This is an optimization exercise on Yosys and OpenROAD, whose aim is small area, a short achievable clock period and few clock cycles per item, not a production implementation. In this exercise RTL edits were held to simulation tests only and were not proved equivalent to the original. Not every run is shown, and edits may drop behaviour that the tests do not exercise.

### Local utilization, run 1

(1 px per µm) The die is cut into 38 by 38 equal tiles; white is low, dark blue is high, 0 to 100% covered.
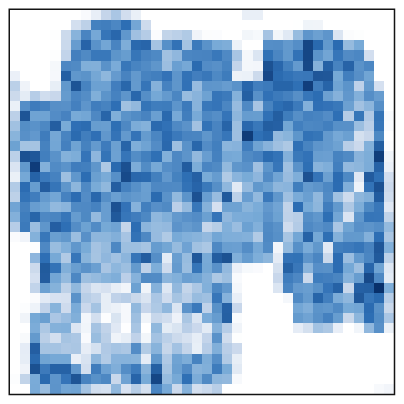
### Wires at chosen ports, followed through buffers, run 1

(1 px per µm)
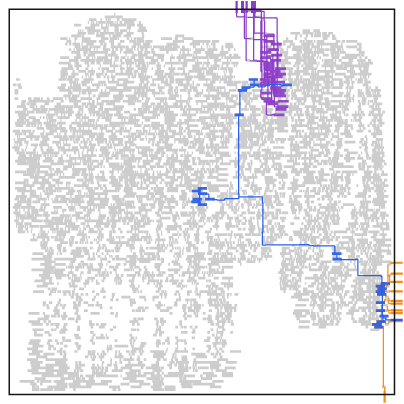
### Placement by cell class, run 1

(1 px per µm)
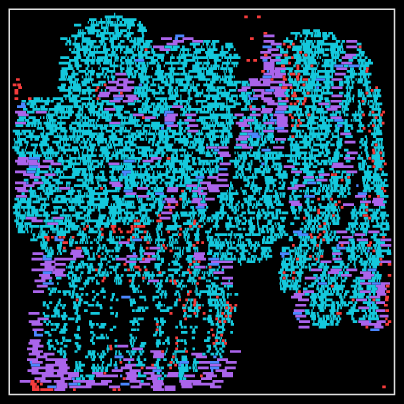
[design.v]
module SNN(
	clk,
	rst_n,
	in_valid,
	img,
	ker,
	weight,
	out_valid,
	out_data
);
input clk;
input rst_n;
input in_valid;
input [7:0] img;
input [7:0] ker;
input [7:0] weight;
output reg out_valid;
output reg [9:0] out_data;
genvar x, y;
reg [6:0] count_in;
wire [2:0] count_in_x;
wire [1:0] count_in_y;
wire [2:0] count_row;
reg [7:0] image[2:0][5:0];
reg [7:0] kernel[8:0];
reg [7:0] fc_weight[3:0];
reg conv_in_valid;
wire conv_out_valid;
reg [63:0] next_conv_in;
reg [71:0] conv_in;
wire [19:0] conv_out;
wire [7:0] conv_quantize_out;
wire conv_quantize_out_valid;
wire [7:0] max_pool_out;
wire max_pool_out_valid;
wire [16:0] fc_out_1;
wire [16:0] fc_out_2;
wire fc_out_valid;
wire [7:0] fc_quantization_out_1;
wire [7:0] fc_quantization_out_2;
wire fc_quantization_out_valid;
wire [9:0] l1_out;
wire l1_out_valid;
assign count_in_x = count_in % 'd6;
assign count_in_y = (count_in / 'd6) % 'd3;
assign count_row = (count_in / 'd6) % 'd6;
always@(posedge clk or negedge rst_n) begin
	if(!rst_n)
		count_in <= 0;
	else if(in_valid)
		count_in <= count_in + 1;
	else
		count_in <= 0;
end
generate
for(x=0;x<6;x=x+1) begin
	for(y=0;y<3;y=y+1) begin
		always@(posedge clk) begin
			if(x == count_in_x && count_in_y == y)
				image[y][x] <= img;
			else
				image[y][x] <= image[y][x];
		end
	end
end
for(x=0;x<9;x=x+1) begin
	always@(posedge clk) begin
		if(x == count_in)
			kernel[x] <= ker;
		else
			kernel[x] <= kernel[x];
	end
end
for(x=0;x<4;x=x+1) begin
	always@(posedge clk) begin
		if(in_valid && x == count_in)
			fc_weight[x] <= weight;
		else
			fc_weight[x] <= fc_weight[x];
	end
end
endgenerate
wire [23:0] row1;
wire [23:0] row2;
wire [23:0] row3;
assign row1 = {image[0][count_in_x],image[0][count_in_x-1],image[0][count_in_x-2]};
assign row2 = {image[1][count_in_x],image[1][count_in_x-1],image[1][count_in_x-2]};
assign row3 = {image[2][count_in_x],image[2][count_in_x-1],image[2][count_in_x-2]};
always@(*) begin
	case(count_in_y)
	'd2: next_conv_in = {row3[15:0],row2,row1};
	'd0: next_conv_in = {row1[15:0],row3,row2};
	'd1: next_conv_in = {row2[15:0],row1,row3};
	default: next_conv_in = 0;
	endcase
end
always@(*) begin
	if(count_row > 1 && count_in_x > 1)
		conv_in = {img,next_conv_in};
	else
		conv_in = 0;
end
always@(*) begin
	conv_in_valid = count_row > 1 && count_in_x > 1;
end
conv c1(
	.rst_n(rst_n),
	.clk(clk),
	.clk_valid(clk),
	.in_valid(conv_in_valid),
	.kernel({kernel[8],kernel[7],kernel[6],kernel[5],kernel[4],kernel[3],kernel[2],kernel[1],kernel[0]}),
	.image(conv_in),
	.out_valid(conv_out_valid),
	.out(conv_out)
);
quatization_1 q1(
	.rst_n(rst_n),
	.clk(clk),
	.in_valid(conv_out_valid),
	.in(conv_out),
	.out(conv_quantize_out),
	.out_valid(conv_quantize_out_valid)
);
max_pool m1(
	.rst_n(rst_n),
	.clk(clk),
	.in_valid(conv_quantize_out_valid),
	.in(conv_quantize_out),
	.out(max_pool_out),
	.out_valid(max_pool_out_valid)
);
fully_connect fc1(
	.rst_n(rst_n),
	.clk(clk),
	.in_valid(max_pool_out_valid),
	.in(max_pool_out),
	.weight({fc_weight[3],fc_weight[2],fc_weight[1],fc_weight[0]}),
	.out_1(fc_out_1),
	.out_2(fc_out_2),
	.out_valid(fc_out_valid)
);
quatization_2 q2(
	.rst_n(rst_n),
	.clk(clk),
	.in_valid(fc_out_valid),
	.in_1(fc_out_1),
	.in_2(fc_out_2),
	.out_1(fc_quantization_out_1),
	.out_2(fc_quantization_out_2),
	.out_valid(fc_quantization_out_valid)
);
L1_distance l1(
	.rst_n(rst_n),
	.clk(clk),
	.in_valid(fc_quantization_out_valid),
	.in_1(fc_quantization_out_1),
	.in_2(fc_quantization_out_2),
	.out(l1_out),
	.out_valid(l1_out_valid)
);
always@(posedge clk or negedge rst_n) begin
	if(!rst_n) begin
		out_data <= 0;
	end
	else if(l1_out_valid)
		out_data <= l1_out;
	else
		out_data <= 0;
end
always@(posedge clk or negedge rst_n) begin
	if(!rst_n) begin
		out_valid <= 0;
	end
	else
		out_valid <= l1_out_valid;
end
endmodule
module conv(
	input rst_n,
	input clk,
	input clk_valid,
	input in_valid,
	input [71:0] kernel,
	input [71:0] image,
	output reg out_valid,
	output reg [19:0] out
);
wire [15:0] mult_out[8:0];
genvar gen_conv;
generate
for(gen_conv=0;gen_conv<9;gen_conv=gen_conv+1)
	assign mult_out[gen_conv] = kernel[(gen_conv*8)+7:(gen_conv*8)] * image[(gen_conv*8)+7:(gen_conv*8)];
endgenerate
wire [19:0] next_out;
assign next_out = ( (mult_out[0] + mult_out[1]) + (mult_out[2] + mult_out[3]) ) + ( (mult_out[4] + mult_out[5]) + (mult_out[6] + mult_out[7]) + mult_out[8]);
always@(posedge clk) begin
	if(in_valid)
		out <= next_out;
	else
		out <= out;
end
always@(posedge clk_valid or negedge rst_n) begin
	if(!rst_n)
		out_valid <= 0;
	else
		out_valid <= in_valid;
end
endmodule
module quatization_1(
	input rst_n,
	input clk,
	input in_valid,
	input [19:0] in,
	output reg [7:0] out,
	output reg out_valid
);
wire [7:0] next_out;
assign next_out = in / 'd2295;
always@(*) begin
	out = next_out;
end
always@(*) begin
	out_valid = in_valid;
end
endmodule
module max_pool(
	input rst_n,
	input clk,
	input in_valid,
	input [7:0] in,
	output reg [7:0] out,
	output reg out_valid
);
reg [2:0] count_in;
reg [7:0] temp1;
reg [7:0] temp2;
wire [7:0] next_temp;
reg [7:0] cmp_in;
always@(posedge clk or negedge rst_n) begin
	if(!rst_n)
		count_in <= 0;
	else if(in_valid)
		count_in <= count_in + 1;
	else
		count_in <= count_in;
end
always@(posedge clk) begin
	if(in_valid && count_in == 0)
		temp1 <= in;
	else if(in_valid && (count_in == 'd1 || count_in == 'd4))
		temp1 <= next_temp;
	else
		temp1 <= temp1;
end
always@(posedge clk) begin
	if(in_valid && count_in == 'd2)
		temp2 <= in;
	else if(in_valid && (count_in == 'd3 || count_in == 'd6))
		temp2 <= next_temp;
	else
		temp2 <= temp2;
end
always@(*) begin
	case(count_in)
	'd1,'d4,'d5: cmp_in = temp1;
	'd3,'d6,'d7: cmp_in = temp2;
	default: cmp_in = temp1;
	endcase
end
assign next_temp = (cmp_in > in) ? cmp_in : in;
always@(posedge clk) begin
	if(count_in == 'd5 || count_in == 'd7)
		out <= next_temp;
	else
		out <= out;
end
always@(posedge clk or negedge rst_n) begin
	if(!rst_n)
		out_valid <= 0;
	else
		out_valid <= (count_in == 'd5 || count_in == 'd7) && in_valid;
end
endmodule
module fully_connect(
	input rst_n,
	input clk,
	input in_valid,
	input [7:0] in,
	input [31:0] weight,
	output reg [16:0] out_1,
	output reg [16:0] out_2,
	output reg out_valid
);
reg count_in;
wire [15:0] mul_out_1;
wire [15:0] mul_out_2;
reg [7:0] mul_in_1;
reg [7:0] mul_in_2;
reg [15:0] temp1;
reg [15:0] temp2;
always@(posedge clk or negedge rst_n) begin
	if(!rst_n)
		count_in <= 0;
	else if(in_valid)
		count_in <= ~count_in;
	else
		count_in <= count_in;
end
always@(*) begin
	case(count_in)
	'd0: mul_in_1 = weight[7:0];
	'd1: mul_in_1 = weight[23:16];
	endcase
end
always@(*) begin
	case(count_in)
	'd0: mul_in_2 = weight[15:8];
	'd1: mul_in_2 = weight[31:24];
	endcase
end
assign mul_out_1 = mul_in_1 * in;
assign mul_out_2 = mul_in_2 * in;
always@(posedge clk) begin
	if(in_valid)
		temp1 <= mul_out_1;
	else
		temp1 <= temp1;
end
always@(posedge clk) begin
	if(in_valid)
		temp2 <= mul_out_2;
	else
		temp2 <= temp2;
end
always@(*) begin
	if(in_valid && count_in)
		out_1 = mul_out_1 + temp1;
	else
		out_1 = 0;
end
always@(*) begin
	if(in_valid && count_in)
		out_2 = mul_out_2 + temp2;
	else
		out_2 = 0;
end
always@(*) begin
	out_valid = in_valid && count_in;
end
endmodule
module quatization_2(
	input rst_n,
	input clk,
	input in_valid,
	input [16:0] in_1,
	input [16:0] in_2,
	output reg [7:0] out_1,
	output reg [7:0] out_2,
	output reg out_valid
);
always@(*) begin
	out_1 = in_1 / 'd510;
end
always@(*) begin
	out_2 = in_2 / 'd510;
end
always@(*) begin
	out_valid = in_valid;
end
endmodule
module L1_distance(
	input rst_n,
	input clk,
	input in_valid,
	input [7:0] in_1,
	input [7:0] in_2,
	output reg [9:0] out,
	output reg out_valid
);
reg [1:0] count_in;
reg [7:0] temp [3:0];
wire [7:0] next_temp[3:0];
always@(posedge clk or negedge rst_n) begin
	if(!rst_n)
		count_in <= 0;
	else if(in_valid)
		count_in <= count_in + 1;
	else
		count_in <= count_in;
end
always@(posedge clk) begin
	if(in_valid && count_in == 0) begin
		temp[0] <= in_1;
		temp[1] <= in_2;
	end
	else if(in_valid && count_in == 'd1) begin
		temp[2] <= in_1;
		temp[3] <= in_2;
	end
	else begin
		temp[0] <= temp[0];
		temp[1] <= temp[1];
		temp[2] <= temp[2];
		temp[3] <= temp[3];
	end
end
reg [7:0] adder_in_1;
reg [7:0] adder_in_2;
reg [7:0] adder_in_3;
reg [7:0] adder_in_4;
always@(*) begin
	if(count_in == 'd2) begin
		adder_in_1 = (temp[0] > in_1) ? temp[0] - in_1 : in_1 - temp[0];
		adder_in_2 = (temp[1] > in_2) ? temp[1] - in_2 : in_2 - temp[1];
	end
	else begin
		adder_in_1 = 0;
		adder_in_2 = 0;
	end
end
always@(*) begin
	if(count_in == 'd3) begin
		adder_in_3 = (temp[2] > in_1) ? temp[2] - in_1 : in_1 - temp[2];
		adder_in_4 = (temp[3] > in_2) ? temp[3] - in_2 : in_2 - temp[3];
	end
	else begin
		adder_in_3 = 0;
		adder_in_4 = 0;
	end
end
wire [7:0] real_adder_in_1;
wire [7:0] real_adder_in_2;
assign real_adder_in_1 = (count_in == 'd3) ? adder_in_3 : adder_in_1;
assign real_adder_in_2 = (count_in == 'd3) ? adder_in_4 : adder_in_2;
wire [8:0] adder_out;
assign adder_out = real_adder_in_1 + real_adder_in_2;
reg [8:0] temp_out;
always@(posedge clk) begin
	if(count_in == 'd2)
		temp_out <= adder_out;
	else
		temp_out <= temp_out;
end
wire [9:0] sum;
wire [9:0] next_out;
assign sum = adder_out + temp_out;
assign next_out = (sum > 'd15) ? sum : 0;
always@(*) begin
	out = next_out;
end
always@(*) begin
	out_valid = count_in == 'd3 && in_valid;
end
endmodule
[run.sh]
#!/bin/bash
# synth_recipe.tcl (not shown) runs the flow's synth.tcl, then flattens the netlist and writes it again
# the make line also repeats each setting of config.mk as NAME=value (left out here)
make -C /OpenROAD-flow-scripts/flow DESIGN_CONFIG=/design/flow/config.mk WORK_HOME=/design/flow/orfs CLKGATE_MAP_FILE= SYNTH_SCRIPT=/design/flow/synth_recipe.tcl finish
[config.mk]
export PLATFORM = sky130hd
export DESIGN_NAME = SNN
export DESIGN_NICKNAME = SNN
export VERILOG_FILES = /design/flow/design.v
export SDC_FILE = /design/flow/constraint.sdc
export NUM_CORES = 4
export LEC_CHECK = 0
export CAP_MARGIN = 20
export CORE_MARGIN = 2
export CORE_UTILIZATION = 40
export SLEW_MARGIN = 20
[constraint.sdc]
create_clock -name core_clock -period 17.0 [get_ports {clk}]
set_input_delay 3.4000 -clock core_clock [delete_from_list [all_inputs] [get_ports {clk}]]
set_output_delay 3.4000 -clock core_clock [all_outputs]
set_load 0.01 [all_outputs]
==> implementation parameters, run 1 <==
Parameter                              Value

Setup path
  Most frequent CP cell    sky130_fd_sc_hd__fa_1
  Worst path required time    17460 ps

Synthesis
  Primary FF master, synth    sky130_fd_sc_hd__edfxtp_1
  Area share of the largest cell type after synthesis    19.8%
  Area contributors post-synth    sky130_fd_sc_hd__fa_1 20%, sky130_fd_sc_hd__edfxtp_1 19%, sky130_fd_sc_hd__ha_1 11%, sky130_fd_sc_hd__inv_1 5.8%, sky130_fd_sc_hd__nand2_1 4.2%
  Mux contribution to synthesized area    1.96%
  Number of distinct standard cells referenced by the synthesized netlist    124

Finish
  Growth of design area from synthesis to finish    11.6%
  Number of ordinary inverters in the final layout    891
  Non-clock buffering overhead in the final layout    3.87%
  Number of multi-input logic gates    4891
  ClkCell Share    between 2 and 3%
  Share of the final layout cell area in multi-input gates    66.4%
  Sequential cells    391

Route
  Total length of routed wires    203 mm
  Number of remaining DRC errors    0
  Routed WL per cell    23.9 µm
  Detailed Route Iter0 Violations    5763

Timing
  Final worst path period share    95.7%
  Worst path setup slack after routing    727 ps

Clock network
  Clk Latency, worst-skew pair    710 ps
  Maximum number of buffers from clock root to sink    3
  TritonCTS clock tree    built
  TritonCTS Buffers    between 50 and 60

Placed design
  Placed wire-length estimate    158 mm
  Placer Congestion    1.10
  Cell count after placement    8345

GRT
  Sum of overflow across all layers after global routing    0

Worst hold path
  Hold WC Path Type    reg2reg

Status
  Status    finished clean

Die
  Die boundary width    384 µm
Testbench counts for the RTL of run 1, summed over its fixed seeds: cycles 14,208, items 192.
Notes on 'Local utilization' above:
tiles over 75% full: 8.4%
nearly empty tiles: 18%
fullest tile: 100%
emptiest ninth of the die: lower right
placeable core region: 143000 µm²
starting density of the core: 40.2%

Notes on 'Wires at chosen ports, followed through buffers' above:
legend:
  blue:
    port: `rst_n`
    bits: 1
    direction: input
    end_cells: 26
    buffers: 1
    wire: 515 µm
  orange:
    port: `out_data`
    bits: 10
    direction: output
    end_cells: 10
    buffers: 10
    wire: 191 µm
  purple:
    port: `weight`
    bits: 8
    direction: input
    end_cells: 32
    buffers: 8
    wire: 958 µm
number of top-level design ports: 38
IO Port Bufs: 37

Notes on 'Placement by cell class' above:
legend:
  purple:
    class: registers
    cells: 391
    share_of_their_area: 19%
  cyan:
    class: remaining logic cells
    cells: 5782
    share_of_their_area: 74%
  red:
    class: remaining buffers and delay cells
    cells: 317
    share_of_their_area: 4.0%
  blue:
    class: clock drivers and dummy loads
    cells: 95
    share_of_their_area: 2.9%
finished layout cell area: 64400 µm²
proportion of cell area occupied by registers: 18.0%
Rows: 139
Layout Utilization: 44.9%

## run 1: worst paths after layout
check / end / slack (ps) / from / depth (start not counted)
max: c1.out[18]$_DFFE_PP_ / 730 / count_in[6]$_DFF_PN0_ / 60
min: m1.count_in[0]$_DFFE_PN0P_ / 560 / m1.count_in[0]$_DFFE_PN0P_ / 1
max reg2reg: c1.out[18]$_DFFE_PP_ / 730 / count_in[6]$_DFF_PN0_ / 60
min reg2reg: m1.count_in[0]$_DFFE_PN0P_ / 560 / m1.count_in[0]$_DFFE_PN0P_ / 1
max in group asynchronous: fc1.count_in$_DFFE_PN0P_ / 13560 / rst_n / 1
min in group asynchronous: out_data[8]$_DFF_PN0_ / 2820 / rst_n / 1
## run 1: layout by cell type, fill, tap and decap left out, types with 25 or more instances in the layout
| cell type | n |
|---|---|
| sky130_fd_sc_hd__clkdlybuf4s50_1 | 36 |
| sky130_fd_sc_hd__a31oi_1 | 44 |
| sky130_fd_sc_hd__and3_1 | 101 |
| sky130_fd_sc_hd__xor2_1 | 58 |
| sky130_fd_sc_hd__nand4_1 | 72 |
| sky130_fd_sc_hd__or3_1 | 27 |
| sky130_fd_sc_hd__mux2_2 | 25 |
| sky130_fd_sc_hd__nor2_2 | 28 |
| sky130_fd_sc_hd__a221oi_1 | 57 |
| sky130_fd_sc_hd__a22o_1 | 54 |
| sky130_fd_sc_hd__nor2_1 | 257 |
| sky130_fd_sc_hd__edfxtp_1 | 365 |
| sky130_fd_sc_hd__buf_4 | 274 |
| sky130_fd_sc_hd__o211ai_1 | 44 |
| sky130_fd_sc_hd__nor3_1 | 80 |
| sky130_fd_sc_hd__a22oi_1 | 192 |
| sky130_fd_sc_hd__o21ai_0 | 184 |
| sky130_fd_sc_hd__a21o_1 | 60 |
| sky130_fd_sc_hd__nor2b_1 | 156 |
| sky130_fd_sc_hd__o21bai_1 | 80 |
| sky130_fd_sc_hd__a222oi_1 | 70 |
| sky130_fd_sc_hd__a21oi_1 | 288 |
| sky130_fd_sc_hd__mux2i_1 | 69 |
| sky130_fd_sc_hd__o21a_1 | 31 |
| sky130_fd_sc_hd__nand2_1 | 638 |
| sky130_fd_sc_hd__nand3_1 | 102 |
| sky130_fd_sc_hd__ha_1 | 520 |
| sky130_fd_sc_hd__and2_1 | 311 |
| sky130_fd_sc_hd__nand2b_1 | 50 |
| sky130_fd_sc_hd__a211oi_1 | 64 |
| sky130_fd_sc_hd__inv_1 | 882 |
| sky130_fd_sc_hd__xnor2_1 | 142 |
| sky130_fd_sc_hd__fa_1 | 568 |
| sky130_fd_sc_hd__clkbuf_16 | 51 |
## run 1: flip-flops by register name, indices dropped and copies added (netlist names)
register	count
c1.out	20
c1.out_valid	1
count_in	7
fc1.count_in	1
fc1.temp1	16
fc1.temp2	16
fc_weight	32
image	144
kernel	72
l1.count_in	2
l1.temp	32
l1.temp_out	9
m1.count_in	3
m1.out	8
m1.out_valid	1
m1.temp1	8
m1.temp2	8
out_data	10
out_valid	1
## run 1: metrics by stage
stage / setup TNS, ps / area, µm² / hold WS (ps)
2_1_floorplan: 0 / 57700 / 505
3_3_place_gp: 0 / 61300 / 544
3_5_place_dp: -880 / 61300 / 552
4_1_cts: 0 / 63200 / 562
5_1_grt: -953 / 64300 / 579
6_report: 0 / 64400 / 562
## run 1: routing by layer
metal  global-route usage, %  vias up  part of all wire (%)
met5                       0        -                 0.015
li1                        -    22800                     -
met4                    11.4        4                   5.0
met3                    4.93      529                   8.3
met2                    44.6     2414                    46
met1                    35.0    25100                    40
## run 1: worst register-to-register path: cells and delay by family, from the launching register on
kind | cells | cell delay, ps
xor gates and xnor gates | 4 | 1140
and+or+nand+nor | 10 | 2500
buffers and inverters | 8 | 880
AOI/OAI and AO/OA | 22 | 4110
DFF | 1 | 530
adders and majority gates | 16 | 6890
## run 1: repair_timing
action,CTS,global route
setup buffers,1,45
pin swaps,3,64
endpoints found under the setup margin,6,23
gates resized for setup,11,165
cloned,0,0
==> run 2: too many edits to list; what changed since run 1 <==
design.v: 454 -> 1869 lines; modules unchanged: 0
  SNN: edited, 177 -> 1850 lines
  snn_fa: new, 10 lines
  snn_ha: new, 9 lines
  removed: conv, quatization_1, max_pool, fully_connect, quatization_2, L1_distance
==> module snn_ha as of run 2 <==
module snn_ha(
	input a,
	input b,
	output s,
	output co
);
assign s = a ^ b;
assign co = a & b;
endmodule
==> module snn_fa as of run 2 <==
module snn_fa(
	input a,
	input b,
	input c,
	output s,
	output co
);
assign s = a ^ b ^ c;
assign co = (a & b) | (a & c) | (b & c);
endmodule
--- a/config.mk
+++ b/config.mk
@@ -10,2 +10,3 @@
 export CORE_UTILIZATION = 40
 export SLEW_MARGIN = 20
+export SYNTH_HIERARCHICAL = 1
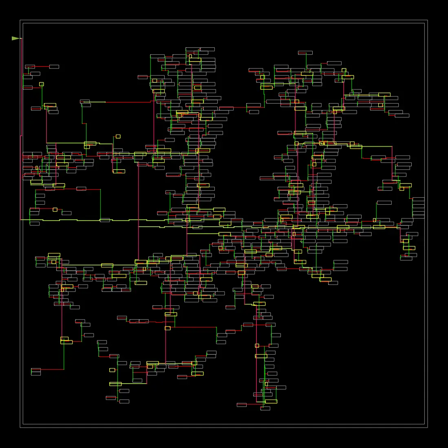
*The clock network, run 2*
TritonCTS Buffers: 59
Clk Latency, worst-skew pair: 640 ps

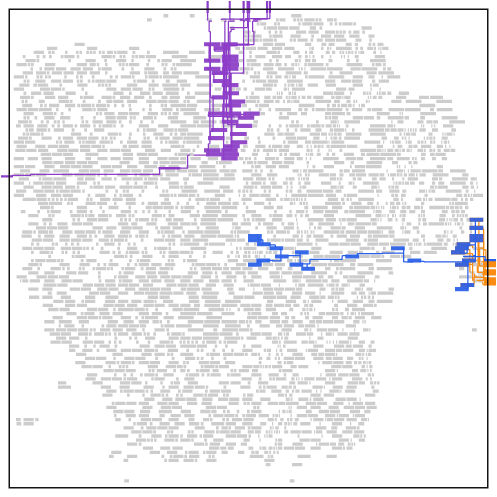
*Wires at chosen ports, followed through buffers, run 2*
(1.5 px per µm)
legend:
  orange:
    port: `out_data`
    bits: 10
    direction: output
    end_cells: 10
    buffers: 10
    wire: 237 µm
  blue:
    port: `rst_n`
    bits: 1
    direction: input
    end_cells: 24
    buffers: 2
    wire: 265 µm
  purple:
    port: `weight`
    bits: 8
    direction: input
    end_cells: 32
    buffers: 8
    wire: 1050 µm

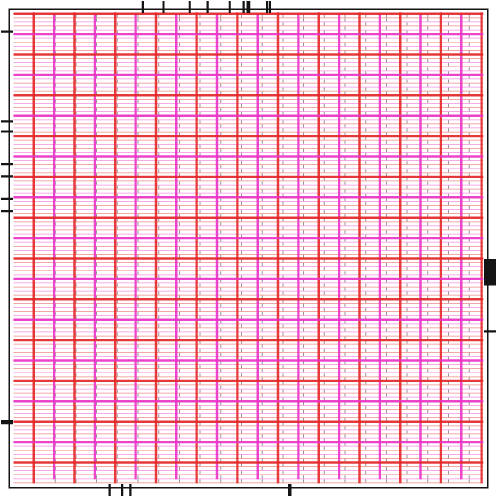
*Supply network, run 2*
(1.5 px per µm) Pins as bars on the die edge. Tap cells in grey.
legend:
  red:
    net: VSS
  magenta:
    net: VDD
met4 straps: 23
tap cells: 1287
signal pins: 38
placeable core region: 98000 µm²
overall die height: 318 µm

==> implementation parameters, run 2 <==
Parameter                              Value

Status
  Status    finished clean

Route
  Number of remaining DRC errors    0
  Total length of routed wires    about 86 mm
  Post-detailed-route via-to-cell ratio    5.00
  Routed WL per cell    19.4 µm
  Detailed Route Iter0 Violations    1012

Worst hold path
  Hold WC Path Type    reg2reg

Timing
  Achievable clock frequency    179 MHz
  Worst path setup slack after routing    11420 ps
  Post-Route Hold Slack    319 ps
  Sum of negative setup slack    0 ps
  Final worst path period share    32.8%

Synthesis
  Area contributors post-synth    sky130_fd_sc_hd__fa_1 37%, sky130_fd_sc_hd__dfxtp_1 16%, sky130_fd_sc_hd__edfxtp_1 15%, sky130_fd_sc_hd__and2_1 9.8%, sky130_fd_sc_hd__ha_1 7.3%
  Area share of the largest cell type after synthesis    36.7%
  Yosys warnings    7
  Commonest cells in the netlist    722 x sky130_fd_sc_hd__fa_1, 615 x sky130_fd_sc_hd__and2_1, 317 x sky130_fd_sc_hd__dfxtp_1
  Number of distinct standard cells referenced by the synthesized netlist    between 60 and 70
  Largest area contributor in the netlist    sky130_fd_sc_hd__fa_1
  Primary FF master, synth    sky130_fd_sc_hd__dfxtp_1

Finish
  Layout Utilization    44.4%
  Growth of design area from synthesis to finish    10.4%
  Final antenna diode count    0
  Most frequent cells in the layout    722 x sky130_fd_sc_hd__fa_1, 615 x sky130_fd_sc_hd__and2_1, 315 x sky130_fd_sc_hd__dfxtp_1
  Most common cell after layout, fill and taps aside    sky130_fd_sc_hd__fa_1

Setup path
  Most frequent CP cell    sky130_fd_sc_hd__a21oi_1
  Longest individual stage delay on the worst path    around 700 ps
  Worst path required time    about 18000 ps

Clock network
  Number of post-CTS setup repair buffers    0
  TritonCTS clock tree    built
  PostCTS Resize Cnt    0
  CTS sink cnt    534
  Maximum number of buffers from clock root to sink    3

GRT
  Sum of overflow across all layers after global routing    0
  Vias in the first global route    ~25000
  Overall track demand over capacity in global routing    about 18%

Die
  Rows    between 100 and 150
  Starting density of the core    40.2%
  Number of top-level design ports    38
  Die boundary width    318 µm

Placed design
  Placed wire-length estimate    just under 70 mm
  Placer Congestion    0.836
  Cell count after placement    between 4000 and 5000
Testbench counts for the RTL of run 2, summed over its fixed seeds: cycles 14,976, items 192.
[run 2: cell types whose count changed after synthesis, sizes merged, moves of 100 or more]
cell    before  now
and2       315  615
xnor2      154   54
nand2      641   43
clkbuf     178   27
ha         527  231
fa         570  722
inv        890  108
edfxtp     365  193
o21ai      216   51
a21oi      311   72
dfxtp        0  317
nor2       289   71
a22oi      194    0
[run 2: layer usage]
metal | wire, µm | vias to the layer above | share of wire (%) | global-route usage, %
met5 | 33 | - | 0.038 | 0
met4 | 2280 | 6 | 2.6 | 5.01
met3 | 3430 | 128 | 4.0 | 2.50
met2 | 42600 | 413 | 50 | 30.0
met1 | 37600 | 11500 | 44 | 23.8
li1 | - | 10100 | - | -
[run 2: cell families (layout without fill, tap and decap cells)]
logic type      after synthesis  after routing  synth area share (%)
compound gates              239            239                  4.10
xor+xnor                     81             81                  1.80
fa+ha+maj                   953            953                  44.0
buf+inv                     140            266                  1.35
flops                       534            534                  32.3
mux                          63             63                  1.66
other cells                   2             23                0.0190
simple gates                979            979                  14.8
[run 2: final cells by class]
type | instances | area share [%]
multi-input cells | 2338 | 60.3
repair buffers | 46 | 1.01
clock inverters | 46 | 1.11
clock buffers | 66 | 3.66
flip-flops and latches | 534 | 29.3
inverters | 108 | 0.931
well taps | 1287 | 3.70
[run 2: per-module statistics from Yosys (local to each module, per instance)]
module	flip-flops and latches	cells	area, µm²	times used
snn_fa	0	1	20.0	713
snn_ha	0	1	12.5	88
SNN	534	2190	24100	1
[run 2: metrics by stage]
step,instance area (µm²)
2_1_floorplan,39500
3_3_place_gp,41500
3_5_place_dp,41500
4_1_cts,43600
5_1_grt,43600
6_report,43600
[run 2: path summary, 6_finish.rpt]
kind	start	endpoint	slack [ps]	depth (start not counted)
max in group asynchronous	rst_n	qv$_DFF_PN0_	13580	2
min in group asynchronous	rst_n	cnt_row[0]$_DFFE_PN0P_	3140	2
setup / recovery	fbot$_DFF_P_	out_data[2]$_DFF_PN0_	11420	21
hold reg to reg	mbot$_DFF_P_	xbot$_DFF_P_	320	0
setup reg to reg	fbot$_DFF_P_	out_data[2]$_DFF_PN0_	11420	21
hold / removal	mbot$_DFF_P_	xbot$_DFF_P_	320	0
[run 2: worst reg2reg max path: cells and delay by family, from the launching register on]
kind                     cells  cell delay (ps)
flip-flops                   1              720
AND/OR/NAND/NOR              3              570
AO/OA/AOI/OAI               10             1790
multiplexers                 2              860
XOR/XNOR                     2              340
adder cells (fa/ha/maj)      3             1070
buffers and inverters        1              150

==> afterwards: timing with drivers on the ports <==
How much do the figures lean on ideal ports? The routed layouts below were timed once more, with nothing changed but the port constraints. Step 1 sets driving cells, clkbuf_16 on the clock port and buf_2 on the other inputs (assumed; they add their load-dependent delay and slew). Step 2 times the ports against the registers' clock, not the clock port: input delays grow and output delays shrink by t, the midpoint of the rising clock arrivals with the driver on. Slacks: ideal / step 1 / step 2; pairs: ideal / step 1.
run | shift t [ns] | setup slack, ns | hold slack, ns | slew at the worst register clock pin (ns)
run 1 | 0.744 | 0.727 / 0.727 / 0.727 | 0.562 / 0.562 / 0.562 | 0.08 / 0.08
run 2 | 0.690 | 11.419 / 11.419 / 11.010 | 0.319 / 0.319 / 0.319 | 0.07 / 0.07
After both steps every run listed still meets setup and hold. The setup slack of run 2, which loses most, moves by 0.000 ns with the drivers and by -0.409 ns with both steps.
